What follows belongs to an exercise in optimizing a design on an open flow for small area and a short achievable clock period; a production flow would make more cautious choices. Only simulation tests tie the RTL to the original design; equivalence was not proved. Not every run is shown, and edits may drop behaviour that the tests do not exercise.

==> config.mk <==
export PLATFORM = sky130hd
export DESIGN_NAME = processor
export DESIGN_NICKNAME = processor
export VERILOG_FILES = /design/flow/design.v
export SDC_FILE = /design/flow/constraint.sdc
export NUM_CORES = 4
export LEC_CHECK = 0
export CAP_MARGIN = 30
export CORE_MARGIN = 2
export CORE_UTILIZATION = 40
export SLEW_MARGIN = 30
==> constraint.sdc <==
create_clock -name core_clock -period 26.0 [get_ports {CLOCK_50}]
set_input_delay 5.2000 -clock core_clock [delete_from_list [all_inputs] [get_ports {CLOCK_50}]]
set_output_delay 5.2000 -clock core_clock [all_outputs]
set_load 0.01 [all_outputs]
==> design.v <==
module processor (
    input             CLOCK_50,
    input             rst,
    input             step,
    input             prog_we,
    input       [4:0] prog_addr,
    input      [15:0] prog_data,
    input       [4:0] dbg_addr,
    output reg  [7:0] LED,
    output     [15:0] dbg_data
);
    reg [15:0] sram [15:0];
    reg [15:0] dram [15:0];
    reg [15:0] address;
    reg [15:0] instruction;
    reg [15:0] a;
    reg [15:0] b;
    reg [15:0] c;
    assign dbg_data = dbg_addr[4] ? dram[dbg_addr[3:0]] : sram[dbg_addr[3:0]];
    always @(posedge CLOCK_50) begin
        LED <= sram[0][7:0];
    end
    always @(posedge CLOCK_50) begin
        if (!step && prog_we) begin
            if (prog_addr[4])
                dram[prog_addr[3:0]] <= prog_data;
            else
                sram[prog_addr[3:0]] <= prog_data;
        end
        if (rst) begin
            address <= 16'h0000;
            instruction <= 16'h0000;
            a <= 16'h0000;
            b <= 16'h0000;
            c <= 16'h0000;
        end else if (step) begin
            address <= sram[15];
            instruction <= dram[address[3:0]];
            b <= sram[instruction[7:4]];
            c <= sram[instruction[3:0]];
            case (instruction[15:12])
                'h0: a <= instruction[7:4];
                'h1: a <= dram[b[3:0]];
                'h2: dram[a[3:0]] <= b;
                'h3: a <= b;
                'h4: a <= b + c;
                'h5: a <= b - c;
                'h6: a <= b * c;
                'h7: a <= (c == 16'h0000) ? 16'hffff : b / c;
                'h8: a <= (c == 16'h0000) ? b : b % c;
                'h9: a <= ~b;
                'ha: a <= b | c;
                'hb: a <= b & c;
                'hc: a <= b ^ c;
                'hd: a <= b << c;
                'he: a <= b == c;
                'hf: a <= b < c;
            endcase
            sram[15] <= address + 1;
            sram[instruction[11:8]] <= a;
        end
    end
endmodule
==> run.sh <==
#!/bin/bash
# synth_recipe.tcl (not shown) runs the flow's synth.tcl, then flattens the netlist and writes it again
# the make line also repeats each setting of config.mk as NAME=value (left out here)
make -C /OpenROAD-flow-scripts/flow DESIGN_CONFIG=/design/flow/config.mk WORK_HOME=/design/flow/orfs CLKGATE_MAP_FILE= SYNTH_SCRIPT=/design/flow/synth_recipe.tcl finish
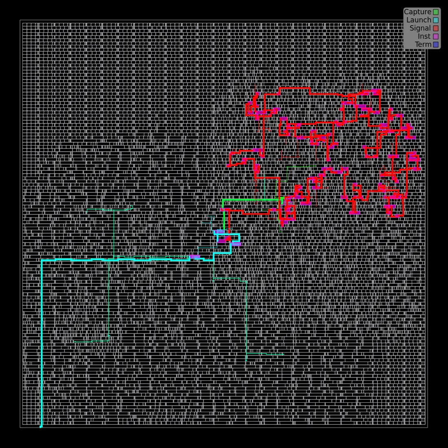
(run_1/worst_path.png)
Final Util: 47.02%
total negative slack: 0 ns
Period minus WS final: 25.41 ns

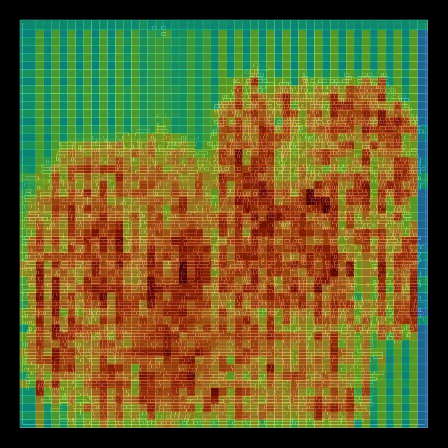
(run_1/congestion.png)
Tot GR Track Use: 29.67%
routing usage on met2: 45.86%

==> flow_metrics.py, run 1 <==
metrics = {
    "global_route": {
        "met3_usage_pct": 7.077,
        "grt-ovfl-total": 0,
        "grt_pass1_wl_um": 272100,
        "antenna_found_initial": 10,
        "met1_usage_pct": 39.71,
        "grt-busiest-layer": "met2",
        "grt_pass1_vias": 38930,
        "grt_max_degree": 72,
    },
    "worst_setup_path": {
        "worst_setup_path_start_kind": "flip-flop",
        "rr_worst_depth": 121,
        "worst_path_most_repeated_cell": "buf_4",
        "r2r-end": "a[12]",
        "critPathLaunch": "c[11]",
        "crit_type": "reg -> reg",
        "cpPeakStageDelay_ns": 0.57,
        "required_ns": 26.51,
        "critPathBufInv": 17,
        "path_delay_family": "compound AO/OA/AOI/OAI gates",
        "endpoint": "a[12]",
        "crit_cells": 121,
        "cp_slowest_cell": "a222oi_1",
        "worstReg2RegStart": "c[11]",
        "cp.arrival_ns": 25.91,
        "cp-end-kind": "flip-flop",
        "r2r_slack_ns": 0.59,
        "cp_max_fo": 8,
    },
    "yosys": {
        "synth_area_mm2": 0.04888,
        "ys_async_sr_fraction_pct": 0,
        "synth_top_cells_by_area": "edfxtp_1 31%, mux4_2 22%, ha_1 6.1%",
        "synthSimpleGateAreaFrac_pct": 10.19,
        "ys_types": 98,
        "synth_top_cell_by_area": "edfxtp_1",
        "synth-compound-area-share_pct": 11.62,
        "synthMuxAreaShare_pct": 26.94,
        "synthAdderAreaFrac_pct": 9.467,
        "synth_top_area_share_pct": 31.46,
        "synth.avg_cell_area_um2": 11.35,
        "syn_inst": 4306,
        "synth_edf_count": 512,
        "synthesis.nets": 4656,
        "seq_area_frac_synth_pct": 35.06,
        "synth_top_flop_cell": "edfxtp_1",
        "ys_seq_elements": 600,
        "synth_top_family_by_area": "multiplexers",
        "synthXorXnorAreaFrac_pct": 2.652,
        "yosysWarningCount": 1,
    },
    "sta": {
        "worst_slack_ns": 0.5903,
        "tightest_slew_ns": 1.101,
        "final-setup-viol-count": 0,
        "relSlewSlack_pct": 26.31,
        "hold_viol_final": 0,
        "timing.final.crit_share_pct": 97.73,
        "skew_ns": 0.03300,
        "slew_violations": 0,
        "fmax_mhz": 39.36,
    },
    "final_layout": {
        "nNetsFinal": 4895,
        "seq_cell_count": 600,
        "nNonClkInverters": 195,
        "syn_to_final_growth_pct": 16.94,
        "num-multi-input-gates": 3186,
        "n_all_buffers": 491,
        "multi_input_area_mm2": 0.03106,
        "multi_input_area_share_pct": 54.35,
        "drive_gt1_share_pct": 30.10,
        "buf_share_pct": 6.870,
        "seqAreaFraction_pct": 30.05,
        "nFillCells": 10920,
        "clk_share_pct": 3.868,
        "antenna_cells": 6,
        "regArea_mm2": 0.01717,
        "layoutNonFillerInstCount": 6232,
        "nClkBuffers": 100,
    },
    "clock_tree": {
        "numCtsBuffers": 71,
        "max-clock-path-buffers": 3,
        "cts_resized": 24,
        "cts_tree": "yes",
        "cts_hold_buf": 0,
        "clk_pin_slew_ns": 0.06,
        "cts_sinks": 600,
        "post_cts_buffers": 7,
        "h-tree-depth": 3,
        "clk_latency_ns": 0.63,
        "root_buffer": "clkbuf_16",
    },
    "worst_hold_path": {
        "hold_class": "reg -> reg",
        "whs_path_depth": 0,
        "hold_path.startpoint": "sram[0][6]",
        "hold_end": "LED[6]",
    },
    "floorplanning": {
        "io_pins": 54,
        "initial_core_util_pct": 40.21,
        "core-area_mm2": 0.1216,
        "num_rows": 128,
        "die_x_um": 353.6,
        "nWellTaps": 1625,
        "dieArea_mm2": 0.1250,
        "die_h_um": 353.6,
    },
    "place": {
        "placed_cells": 6026,
        "port_buffers": 53,
        "dp_hpwl_um": 130600,
        "post-place-ws_ns": -0.8677,
        "place.gp.congestion": 1.002,
    },
    "route": {
        "vias_per_cell": 6.518,
        "wl_met2_um": 86260,
        "routedWlPerCell_um": 30.60,
        "highest_layer": "met5",
        "drt_wl_total_um": 190700,
        "wl_met1_um": 72520,
        "drc": 0,
        "drt-pass1-iter-count": 6,
        "via_count": 40620,
        "ant_nets": 0,
        "wl_met3_um": 22020,
    },
    "flow_run": {
        "cap_violations": 0,
    },
    "status": {
        "status": "complete, no violations",
    },
}
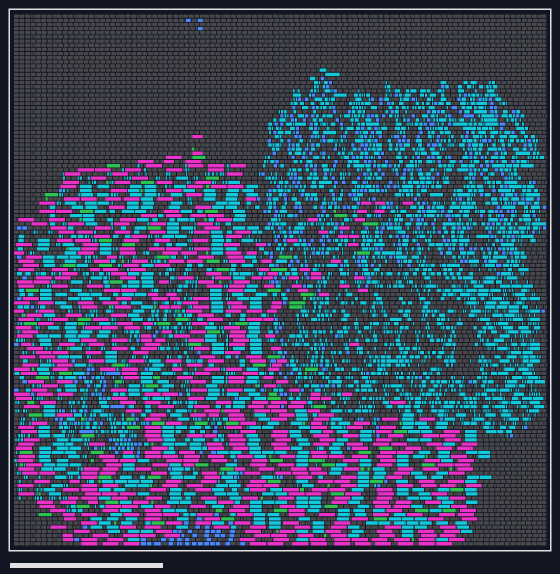
(run_1/placement_by_type.png)
Bar = 100 um. Fill, decap, tap and diode cells in gray.
clock drivers and dummy loads -> green  # cells 129, share of their area 4.0%
flops -> magenta  # cells 600, share of their area 31%
other buffers and delay cells -> blue  # cells 491, share of their area 7.1%
combinational and other logic -> cyan  # cells 3381, share of their area 58%

run 1: synth_stat cells, types with 11 or more instances:
cell type,instances
edfxtp_1,512
mux4_2,483
nand2_1,434
nor2_1,355
o21ai_0,293
clkbuf_1,250
ha_1,237
a21oi_1,211
inv_1,189
mux2_2,107
mux2i_1,107
dfxtp_1,88
xnor2_1,86
fa_1,83
nor3_1,74
buf_1,66
xor2_1,62
nand3_1,56
o21a_1,56
a21o_1,37
a31oi_1,37
o211ai_1,35
and3_1,25
or3_1,25
and2_1,23
nor2b_1,23
a221oi_1,22
nand2b_1,21
o22ai_1,19
nand4_1,17
o221ai_1,16
o31ai_1,14
or2_2,14
nor4_1,13
a211oi_1,12
o2111ai_1,11
o21ai_1,11
or4_1,11
run 1: cells in the final DEF (no fill, tap or decap), drive strengths merged, types with 11 or more instances in the layout:
| cell | n |
|---|---|
| fa | 83 |
| mux2 | 108 |
| or3 | 25 |
| nand2b | 21 |
| or4 | 12 |
| clkdlybuf4s50 | 47 |
| clkbuf | 101 |
| clkinv | 25 |
| a211oi | 13 |
| o21ai | 306 |
| o221ai | 16 |
| o2111ai | 11 |
| nor2b | 23 |
| ha | 237 |
| o211ai | 35 |
| o31ai | 17 |
| mux4 | 483 |
| inv | 193 |
| or2 | 14 |
| mux2i | 107 |
| a21o | 38 |
| xor2 | 62 |
| nor3 | 75 |
| dfxtp | 88 |
| and3 | 25 |
| nand4 | 17 |
| edfxtp | 512 |
| nor4 | 17 |
| buf | 443 |
| a21oi | 212 |
| a31oi | 38 |
| a221oi | 22 |
| o21a | 56 |
| o22ai | 19 |
| nand2 | 434 |
| nor2 | 357 |
| nand3 | 56 |
| and2 | 25 |
| xnor2 | 86 |
run 1: through the flow:
stage	cell area [um2]	util, %	hold WS (ns)	setup TNS (ns)
2_1_floorplan	48930	-	0.3780	0
3_3_place_gp	53240	43.80	0.4139	-8.126
3_5_place_dp	53280	43.84	0.4206	-9.331
4_1_cts	55640	45.78	0.4359	0
5_1_grt	57140	47.01	0.4464	-1.886
6_report	57150	47.02	0.4332	0
run 1: state kept, by name (all words and copies together), names as in the netlist:
name,flops
LED,8
a,16
address,16
b,16
c,16
dram,256
instruction,16
sram,256
## Run 2: large edit since run 1, in outline
design.v: 63 -> 1065 lines; modules unchanged: 0
  aoi222: new, 3 lines
  aoi22: new, 3 lines
  div_first: new, 213 lines
  div_rest: new, 670 lines
  processor: edited, 63 -> 176 lines
==> module processor as of run 2 <==
module processor (
    input             CLOCK_50,
    input             rst,
    input             step,
    input             prog_we,
    input       [4:0] prog_addr,
    input      [15:0] prog_data,
    input       [4:0] dbg_addr,
    output reg  [7:0] LED,
    output     [15:0] dbg_data
);
    localparam K = 8;
    reg [15:0] address;
    reg [15:0] instruction;
    reg [15:0] a;
    reg [15:0] b;
    reg [15:0] c;
    reg [K-1:0] qh;
    reg [K-1:0] rh;
    wire [3:0] op = instruction[15:12];
    wire [3:0] d  = instruction[11:8];
    wire [3:0] s  = instruction[7:4];
    wire [3:0] t  = instruction[3:0];
    wire run  = step & ~rst;
    wire load = ~step & prog_we;
    wire [15:0] pc_next = address + 16'd1;
    wire [15:0] sram_wd = step ? a : prog_data;
    wire [15:0] dram_wd = step ? b : prog_data;
    genvar w, gi;
    generate
        for (w = 0; w < 16; w = w + 1) begin : S
            reg [15:0] q;
            wire ld = load & ~prog_addr[4] & (prog_addr[3:0] == w);
            wire wr = run & (d == w);
            always @(posedge CLOCK_50) begin
                if (w == 15) begin
                    if (ld | run)
                        q <= step ? (wr ? a : pc_next) : prog_data;
                end else begin
                    if (ld | wr)
                        q <= sram_wd;
                end
            end
        end
        for (w = 0; w < 16; w = w + 1) begin : D
            reg [15:0] q;
            wire ld = load & prog_addr[4] & (prog_addr[3:0] == w);
            wire wr = run & (op == 4'h2) & (a[3:0] == w);
            always @(posedge CLOCK_50) begin
                if (ld | wr)
                    q <= dram_wd;
            end
        end
    endgenerate
    wire [15:0] oh_s   = 16'd1 << s;
    wire [15:0] oh_t   = 16'd1 << t;
    wire [15:0] oh_pc  = 16'd1 << address[3:0];
    wire [15:0] oh_b   = 16'd1 << b[3:0];
    wire [31:0] oh_dbg = 32'd1 << dbg_addr;
    wire [15:0] bn;
    generate for (gi = 0; gi < 16; gi = gi + 1) begin : bn_b
        wire [5:0] n;
        aoi222 u0 (.a(oh_s[0]), .b(S[0].q[gi]), .c(oh_s[1]), .d(S[1].q[gi]), .e(oh_s[2]), .f(S[2].q[gi]), .y(n[0]));
        aoi222 u1 (.a(oh_s[3]), .b(S[3].q[gi]), .c(oh_s[4]), .d(S[4].q[gi]), .e(oh_s[5]), .f(S[5].q[gi]), .y(n[1]));
        aoi222 u2 (.a(oh_s[6]), .b(S[6].q[gi]), .c(oh_s[7]), .d(S[7].q[gi]), .e(oh_s[8]), .f(S[8].q[gi]), .y(n[2]));
        aoi222 u3 (.a(oh_s[9]), .b(S[9].q[gi]), .c(oh_s[10]), .d(S[10].q[gi]), .e(oh_s[11]), .f(S[11].q[gi]), .y(n[3]));
        aoi222 u4 (.a(oh_s[12]), .b(S[12].q[gi]), .c(oh_s[13]), .d(S[13].q[gi]), .e(oh_s[14]), .f(S[14].q[gi]), .y(n[4]));
        assign n[5] = ~(oh_s[15] & S[15].q[gi]);
        assign bn[gi] = ~&n;
    end endgenerate
    wire [15:0] cn;
    generate for (gi = 0; gi < 16; gi = gi + 1) begin : cn_b
        wire [5:0] n;
        aoi222 u0 (.a(oh_t[0]), .b(S[0].q[gi]), .c(oh_t[1]), .d(S[1].q[gi]), .e(oh_t[2]), .f(S[2].q[gi]), .y(n[0]));
        aoi222 u1 (.a(oh_t[3]), .b(S[3].q[gi]), .c(oh_t[4]), .d(S[4].q[gi]), .e(oh_t[5]), .f(S[5].q[gi]), .y(n[1]));
        aoi222 u2 (.a(oh_t[6]), .b(S[6].q[gi]), .c(oh_t[7]), .d(S[7].q[gi]), .e(oh_t[8]), .f(S[8].q[gi]), .y(n[2]));
        aoi222 u3 (.a(oh_t[9]), .b(S[9].q[gi]), .c(oh_t[10]), .d(S[10].q[gi]), .e(oh_t[11]), .f(S[11].q[gi]), .y(n[3]));
        aoi222 u4 (.a(oh_t[12]), .b(S[12].q[gi]), .c(oh_t[13]), .d(S[13].q[gi]), .e(oh_t[14]), .f(S[14].q[gi]), .y(n[4]));
        assign n[5] = ~(oh_t[15] & S[15].q[gi]);
        assign cn[gi] = ~&n;
    end endgenerate
    wire [15:0] ins_n;
    generate for (gi = 0; gi < 16; gi = gi + 1) begin : ins_n_b
        wire [5:0] n;
        aoi222 u0 (.a(oh_pc[0]), .b(D[0].q[gi]), .c(oh_pc[1]), .d(D[1].q[gi]), .e(oh_pc[2]), .f(D[2].q[gi]), .y(n[0]));
        aoi222 u1 (.a(oh_pc[3]), .b(D[3].q[gi]), .c(oh_pc[4]), .d(D[4].q[gi]), .e(oh_pc[5]), .f(D[5].q[gi]), .y(n[1]));
        aoi222 u2 (.a(oh_pc[6]), .b(D[6].q[gi]), .c(oh_pc[7]), .d(D[7].q[gi]), .e(oh_pc[8]), .f(D[8].q[gi]), .y(n[2]));
        aoi222 u3 (.a(oh_pc[9]), .b(D[9].q[gi]), .c(oh_pc[10]), .d(D[10].q[gi]), .e(oh_pc[11]), .f(D[11].q[gi]), .y(n[3]));
        aoi222 u4 (.a(oh_pc[12]), .b(D[12].q[gi]), .c(oh_pc[13]), .d(D[13].q[gi]), .e(oh_pc[14]), .f(D[14].q[gi]), .y(n[4]));
        assign n[5] = ~(oh_pc[15] & D[15].q[gi]);
        assign ins_n[gi] = ~&n;
    end endgenerate
    wire [15:0] ld_q;
    generate for (gi = 0; gi < 16; gi = gi + 1) begin : ld_q_b
        wire [5:0] n;
        aoi222 u0 (.a(oh_b[0]), .b(D[0].q[gi]), .c(oh_b[1]), .d(D[1].q[gi]), .e(oh_b[2]), .f(D[2].q[gi]), .y(n[0]));
        aoi222 u1 (.a(oh_b[3]), .b(D[3].q[gi]), .c(oh_b[4]), .d(D[4].q[gi]), .e(oh_b[5]), .f(D[5].q[gi]), .y(n[1]));
        aoi222 u2 (.a(oh_b[6]), .b(D[6].q[gi]), .c(oh_b[7]), .d(D[7].q[gi]), .e(oh_b[8]), .f(D[8].q[gi]), .y(n[2]));
        aoi222 u3 (.a(oh_b[9]), .b(D[9].q[gi]), .c(oh_b[10]), .d(D[10].q[gi]), .e(oh_b[11]), .f(D[11].q[gi]), .y(n[3]));
        aoi222 u4 (.a(oh_b[12]), .b(D[12].q[gi]), .c(oh_b[13]), .d(D[13].q[gi]), .e(oh_b[14]), .f(D[14].q[gi]), .y(n[4]));
        assign n[5] = ~(oh_b[15] & D[15].q[gi]);
        assign ld_q[gi] = ~&n;
    end endgenerate
    wire [15:0] dbg_q;
    generate for (gi = 0; gi < 16; gi = gi + 1) begin : dbg_q_b
        wire [10:0] n;
        aoi222 u0 (.a(oh_dbg[0]), .b(S[0].q[gi]), .c(oh_dbg[1]), .d(S[1].q[gi]), .e(oh_dbg[2]), .f(S[2].q[gi]), .y(n[0]));
        aoi222 u1 (.a(oh_dbg[3]), .b(S[3].q[gi]), .c(oh_dbg[4]), .d(S[4].q[gi]), .e(oh_dbg[5]), .f(S[5].q[gi]), .y(n[1]));
        aoi222 u2 (.a(oh_dbg[6]), .b(S[6].q[gi]), .c(oh_dbg[7]), .d(S[7].q[gi]), .e(oh_dbg[8]), .f(S[8].q[gi]), .y(n[2]));
        aoi222 u3 (.a(oh_dbg[9]), .b(S[9].q[gi]), .c(oh_dbg[10]), .d(S[10].q[gi]), .e(oh_dbg[11]), .f(S[11].q[gi]), .y(n[3]));
        aoi222 u4 (.a(oh_dbg[12]), .b(S[12].q[gi]), .c(oh_dbg[13]), .d(S[13].q[gi]), .e(oh_dbg[14]), .f(S[14].q[gi]), .y(n[4]));
        aoi222 u5 (.a(oh_dbg[15]), .b(S[15].q[gi]), .c(oh_dbg[16]), .d(D[0].q[gi]), .e(oh_dbg[17]), .f(D[1].q[gi]), .y(n[5]));
        aoi222 u6 (.a(oh_dbg[18]), .b(D[2].q[gi]), .c(oh_dbg[19]), .d(D[3].q[gi]), .e(oh_dbg[20]), .f(D[4].q[gi]), .y(n[6]));
        aoi222 u7 (.a(oh_dbg[21]), .b(D[5].q[gi]), .c(oh_dbg[22]), .d(D[6].q[gi]), .e(oh_dbg[23]), .f(D[7].q[gi]), .y(n[7]));
        aoi222 u8 (.a(oh_dbg[24]), .b(D[8].q[gi]), .c(oh_dbg[25]), .d(D[9].q[gi]), .e(oh_dbg[26]), .f(D[10].q[gi]), .y(n[8]));
        aoi222 u9 (.a(oh_dbg[27]), .b(D[11].q[gi]), .c(oh_dbg[28]), .d(D[12].q[gi]), .e(oh_dbg[29]), .f(D[13].q[gi]), .y(n[9]));
        aoi22 u10 (.a(oh_dbg[30]), .b(D[14].q[gi]), .c(oh_dbg[31]), .d(D[15].q[gi]), .y(n[10]));
        assign dbg_q[gi] = ~&n;
    end endgenerate
    assign dbg_data = dbg_q;
    always @(posedge CLOCK_50)
        LED <= S[0].q[7:0];
    wire [K-1:0] qh_n;
    wire [K-1:0] rh_n;
    div_first u_div_first (.bn(bn), .cn(cn), .qh_n(qh_n), .rh_n(rh_n));
    wire [16-K-1:0] qlo;
    wire [15:0] rem;
    div_rest u_div_rest (.b(b), .c(c), .rh(rh), .qlo(qlo), .rem(rem));
    wire [15:0] quo = {qh, qlo};
    wire        sub = (op != 4'h4);
    wire [16:0] sum = {1'b0, b} + {1'b0, c ^ {16{sub}}} + {16'd0, sub};
    reg [15:0] alu;
    always @(*) begin
        case (op)
            4'h0: alu = {12'h000, s};
            4'h1: alu = ld_q;
            4'h2: alu = a;
            4'h3: alu = b;
            4'h4: alu = sum[15:0];
            4'h5: alu = sum[15:0];
            4'h6: alu = b * c;
            4'h7: alu = quo;
            4'h8: alu = rem;
            4'h9: alu = ~b;
            4'ha: alu = b | c;
            4'hb: alu = b & c;
            4'hc: alu = b ^ c;
            4'hd: alu = (|c[15:4]) ? 16'h0000 : (b << c[3:0]);
            4'he: alu = {15'd0, b == c};
            4'hf: alu = {15'd0, ~sum[16]};
        endcase
    end
    always @(posedge CLOCK_50) begin
        if (rst) begin
            address <= 16'h0000;
            instruction <= 16'h0000;
            a <= 16'h0000;
        end else if (step) begin
            address <= S[15].q;
            instruction <= ins_n;
            if (op != 4'h2)
                a <= alu;
        end
        if (rst) begin
            b <= 16'h0000;
            c <= 16'h0000;
            qh <= {K{1'b1}};
            rh <= {K{1'b0}};
        end else if (step) begin
            b <= bn;
            c <= cn;
            qh <= qh_n;
            rh <= rh_n;
        end
    end
endmodule
==> module aoi22 as of run 2 <==
module aoi22 (input a, input b, input c, input d, output y);
    assign y = ~((a & b) | (c & d));
endmodule
==> module aoi222 as of run 2 <==
module aoi222 (input a, input b, input c, input d, input e, input f, output y);
    assign y = ~((a & b) | (c & d) | (e & f));
endmodule
==> flow/run.sh (new file) <==
#!/bin/bash
# Layout with ORFS through standard.sh. Changes from the standard layout:
#  - synthesis runs flow/my_synth.tcl: the standard flow's synthesis script with the ABC step split by module;
#  - repair_timing over-fixes setup (SETUP_SLACK_MARGIN); the clock and constraints are unchanged.
export MYWORK=$PWD
export MYFLOW=$PWD/flow
bash standard.sh SYNTH_SCRIPT=$PWD/flow/my_synth.tcl SETUP_SLACK_MARGIN=14 TNS_END_PERCENT=5 finish > standard.log 2>&1
==> flow/abc_fast.script (new file) <==
strash
dch
map -B 0.9
topo
stime -c
buffer -c
upsize -c
dnsize -c
==> flow/abc_small.script (new file) <==
&get -n
&st
&dch
&nf -R 30
&put
topo
stime -c
buffer -c
upsize -c
dnsize -c
==> flow/my_synth.tcl (new file) <==
# The standard flow's synthesis script, with the ABC mapping step split by module:
# the divider modules with ORFS's area script, the rest with an area-recovering &nf script.
proc abc {args} {
  set dir $::env(MYFLOW)
  set i [lsearch $args -script]
  set fast $args
  lset fast [expr {$i + 1}] $dir/abc_fast.script
  set small $args
  lset small [expr {$i + 1}] $dir/abc_small.script
  yosys abc {*}$fast div_first div_rest
  yosys abc {*}$small processor aoi222 aoi22
}
source $::env(MYWORK)/synth_recipe.tcl
==> standard.sh (new file) <==
#!/bin/bash
# synth_recipe.tcl (not shown) runs the flow's synth.tcl, then flattens the netlist and writes it again
# the make line also repeats each setting of config.mk as NAME=value (left out here)
make -C /OpenROAD-flow-scripts/flow DESIGN_CONFIG=/design/flow/config.mk WORK_HOME=/design/flow/orfs CLKGATE_MAP_FILE= SYNTH_SCRIPT=/design/flow/synth_recipe.tcl "${@:-finish}"
--- a/config.mk
+++ b/config.mk
@@ -6,6 +6,9 @@
 export NUM_CORES = 4
 export LEC_CHECK = 0
+export ABC_AREA = 1
 export CAP_MARGIN = 30
 export CORE_MARGIN = 2
 export CORE_UTILIZATION = 40
 export SLEW_MARGIN = 30
+export SYNTH_HIERARCHICAL = 1
+export SYNTH_MINIMUM_KEEP_SIZE = 0
removed: run.sh
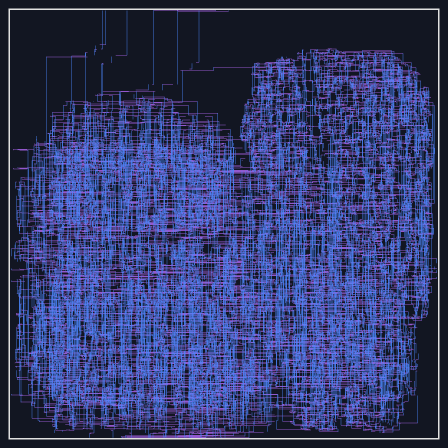
(run_2/wires.png)
Only two layers are drawn.
metal 2 -> blue  # wire length 82.6 mm
metal 1 -> purple  # wire length 68.3 mm

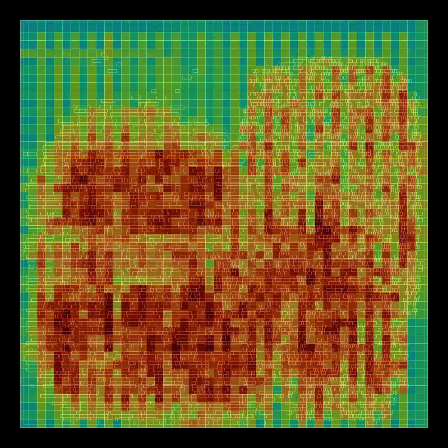
(run_2/congestion.png)
met3 Track Usage GR: 10.12%
routing usage on met2: 50.83%
Final Util: 45.98%
Wirelength per Cell: 29.86 um

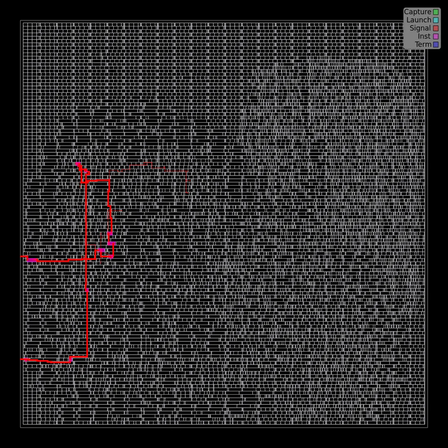
(run_2/worst_path.png)
Period minus WS final: 12.36 ns
Setup WS post-layout: 13.64 ns
Finished Layout Cells: 6467

==> run 2 against run 1 <==
  * Clock skew about the same
  * Clock-buffer cell count decreased by 24
  * First-iteration DRC count increased by 55%
  * Wire length increased by 1.2%
  * Critical path depth decreased by 111
  * Setup slack improved by 13 ns
  * Core utilization decreased by 1.0 points
  * Die area decreased by 11%
  * Cell area decreased by 13%
==> flow_metrics.py, run 2 <==
metrics = {
    "global_route": {
        "grt-ovfl-total": 0,
        "grt_max_degree": 69,
        "grt-busiest-layer": "met2",
        "grt_pass1_wl_um": 275100,
        "grt_use_total_pct": 33.30,
        "met1_usage_pct": 40.85,
        "antenna_found_initial": 10,
        "grt_pass1_vias": 40910,
    },
    "yosys": {
        "synth_most_common_cell": "nand2_1",
        "ys_seq_elements": 616,
        "synth_top_cells_by_area": "edfxtp_1 35%, a222oi_1 11%, nand2_1 8.6%",
        "synth_top_cell_by_area": "edfxtp_1",
        "synthesis.nets": 5099,
        "synth_top_area_share_pct": 35.31,
        "synth_edf_count": 512,
        "synth_area_mm2": 0.04354,
        "ys_types": 88,
        "yosysWarningCount": 7,
        "seq_area_frac_synth_pct": 40.09,
        "ys_async_sr_fraction_pct": 0,
        "syn_inst": 4885,
        "synth_top_flop_cell": "edfxtp_1",
        "synth.avg_cell_area_um2": 8.914,
        "synth_top_cells_by_count": "998 x nand2_1, 512 x edfxtp_1, 487 x a222oi_1",
    },
    "clock_tree": {
        "root_buffer": "clkbuf_16",
        "cts_sinks": 616,
        "max-clock-path-buffers": 3,
        "cts_tree": "yes",
        "h-tree-depth": 3,
        "clk_pin_slew_ns": 0.06,
        "clk_latency_ns": 0.63,
        "numCtsBuffers": 66,
    },
    "final_layout": {
        "layout_common_cells": "995 x nand2_1, 512 x edfxtp_1, 487 x a222oi_1",
        "drive_gt1_share_pct": 14.06,
        "syn_to_final_growth_pct": 14.47,
        "mostFrequentLayoutCell": "nand2_1",
        "nFillCells": 10370,
        "nNetsFinal": 5209,
    },
    "floorplanning": {
        "die_x_um": 333.9,
        "io_pins": 54,
        "initial_core_util_pct": 40.17,
        "core-area_mm2": 0.1084,
        "die_h_um": 333.9,
        "dieArea_mm2": 0.1115,
        "num_rows": 121,
    },
    "sta": {
        "slew_violations": 0,
        "tns_ns": 0,
        "timing.final.crit_share_pct": 47.53,
        "rsz0062_at_grt": "true",
        "fmax_mhz": 80.92,
        "final-setup-viol-count": 0,
        "hold_viol_final": 0,
        "relSlewSlack_pct": 24.19,
        "skew_ns": 0.03289,
        "tightest_slew_ns": 1.137,
    },
    "place": {
        "place.gp.congestion": 1.043,
        "port_buffers": 53,
        "dp_hpwl_um": 136300,
    },
    "worst_setup_path": {
        "cp.arrival_ns": 7.16,
        "cp_max_fo": 8,
        "required_ns": 20.80,
        "cp-end-kind": "output pin",
        "crit_type": "in -> out",
        "worst_setup_path_start_kind": "input pin",
    },
    "route": {
        "via_count": 43720,
        "wl_met3_um": 26730,
        "dr.first_iter.drc_count": 9458,
        "vias_per_cell": 6.761,
        "ant_nets": 0,
        "wl_met1_um": 68320,
        "drc": 0,
        "drt_wl_total_um": 193100,
        "drt-pass1-iter-count": 17,
        "wl_met2_um": 82640,
        "highest_layer": "met5",
    },
    "flow_run": {
        "cap_violations": 0,
    },
    "worst_hold_path": {
        "hold_class": "reg -> reg",
    },
    "status": {
        "status": "complete, no violations",
    },
}
==> run 2: worst paths after layout <==
kind | start | endpoint | slack, ns | depth (start not counted)
worst min register to register | instruction[7] | instruction[7] | 0.49 | 2
worst max register to register | c[11] | a[4] | 14.68 | 78
worst max-delay path | dbg_addr[0] | dbg_data[5] | 13.64 | 10
worst min-delay path | instruction[7] | instruction[7] | 0.49 | 2
==> run 2: final cells by class <==
cell class              count  area, um2  share of cell area [%]
repair buffers            249       2220                   4.453
inverters                 452       1748                   3.507
clock buffers              76       1709                   3.429
clock inverters            46      625.6                   1.255
well taps                1414       1769                   3.549
flip-flops and latches    616      17460                   35.03
multi-input cells        3610      24300                   48.75
diodes                      4      10.01                 0.02008
==> run 2: Yosys stat by module (local to each module, per instance) <==
module	flops+latches	cell area (um2)	times used
aoi222	0	10.01	480
div_rest	0	7117	1
aoi22	0	12.51	16
div_first	0	2354	1
processor	616	29070	1
==> run 2: stage by stage <==
stage               cells  area [um2]  setup WS, ns  hold WS, ns
floorplan            4885       43740         14.03       0.3886
global placement     6274       46390         11.66       0.4706
detailed placement   6277       46460         11.61       0.4763
CTS                  6434       49380         13.73       0.4886
global route         6463       49830         13.63       0.5004
finish               6467       49840         13.64       0.4930
==> run 2: critical path: stages <==
cell and delay, ns:
buf_12 0.11, nand2b_4 0.15, or2_4 0.14, nor3_4 0.05, buf_6 0.16, a222oi_1 0.37, nand4_1 0.33, nor2_2 0.29
nand4_1 0.17, buf_2 0.19
==> run 2: kinds of logic (layout without fill, tap and decap cells) <==
group | count (synthesis) | after routing | synth area share, %
buf+inv | 666 | 823 | 6.517
compound gates | 1031 | 1033 | 19.07
xor+xnor | 96 | 96 | 1.931
other cells | 0 | 4 | 0
fa+ha+maj | 184 | 184 | 6.684
simple gates | 2260 | 2265 | 24.91
mux | 32 | 32 | 0.8074
flops | 616 | 616 | 40.09
==> run 2: what timing repair did <==
action / CTS / global route
gates cloned: 5 / 5
hold buffers: 0 / 0
endpoints found under the setup margin: 32 / 32
setup buffers: 30 / 21
pin swaps: 72 / 28
resized for setup: 167 / 54
endpoints found under the hold margin: 0 / 0

==> re-timing with driven ports <==
Ports are ideal in the flow. The routed layouts listed here were re-timed in OpenROAD. Step 1: set_driving_cell puts a clkbuf_16 on CLOCK_50 and a buf_2 on each other input, an assumption about the parent block. Step 2, shift: input delay + t, output delay - t, t = (earliest + latest rising clock arrival at the registers) / 2. This alone moves slack from input paths to output paths. Three values: no drivers, after step 1, after step 2; two values: the first two.
run	t, ns	setup WS [ns]	worst setup path after step 2	latest minus earliest clock arrival (ns)
run 1	0.693	0.590 / 0.590 / 0.590	register to register	0.034 / 0.034
run 2	0.687	13.642 / 13.561 / 13.561	input to output	0.043 / 0.042
After both steps every run listed still meets setup and hold. The setup slack of run 2, which loses most, moves by -0.081 ns with the drivers and by -0.081 ns with both steps.
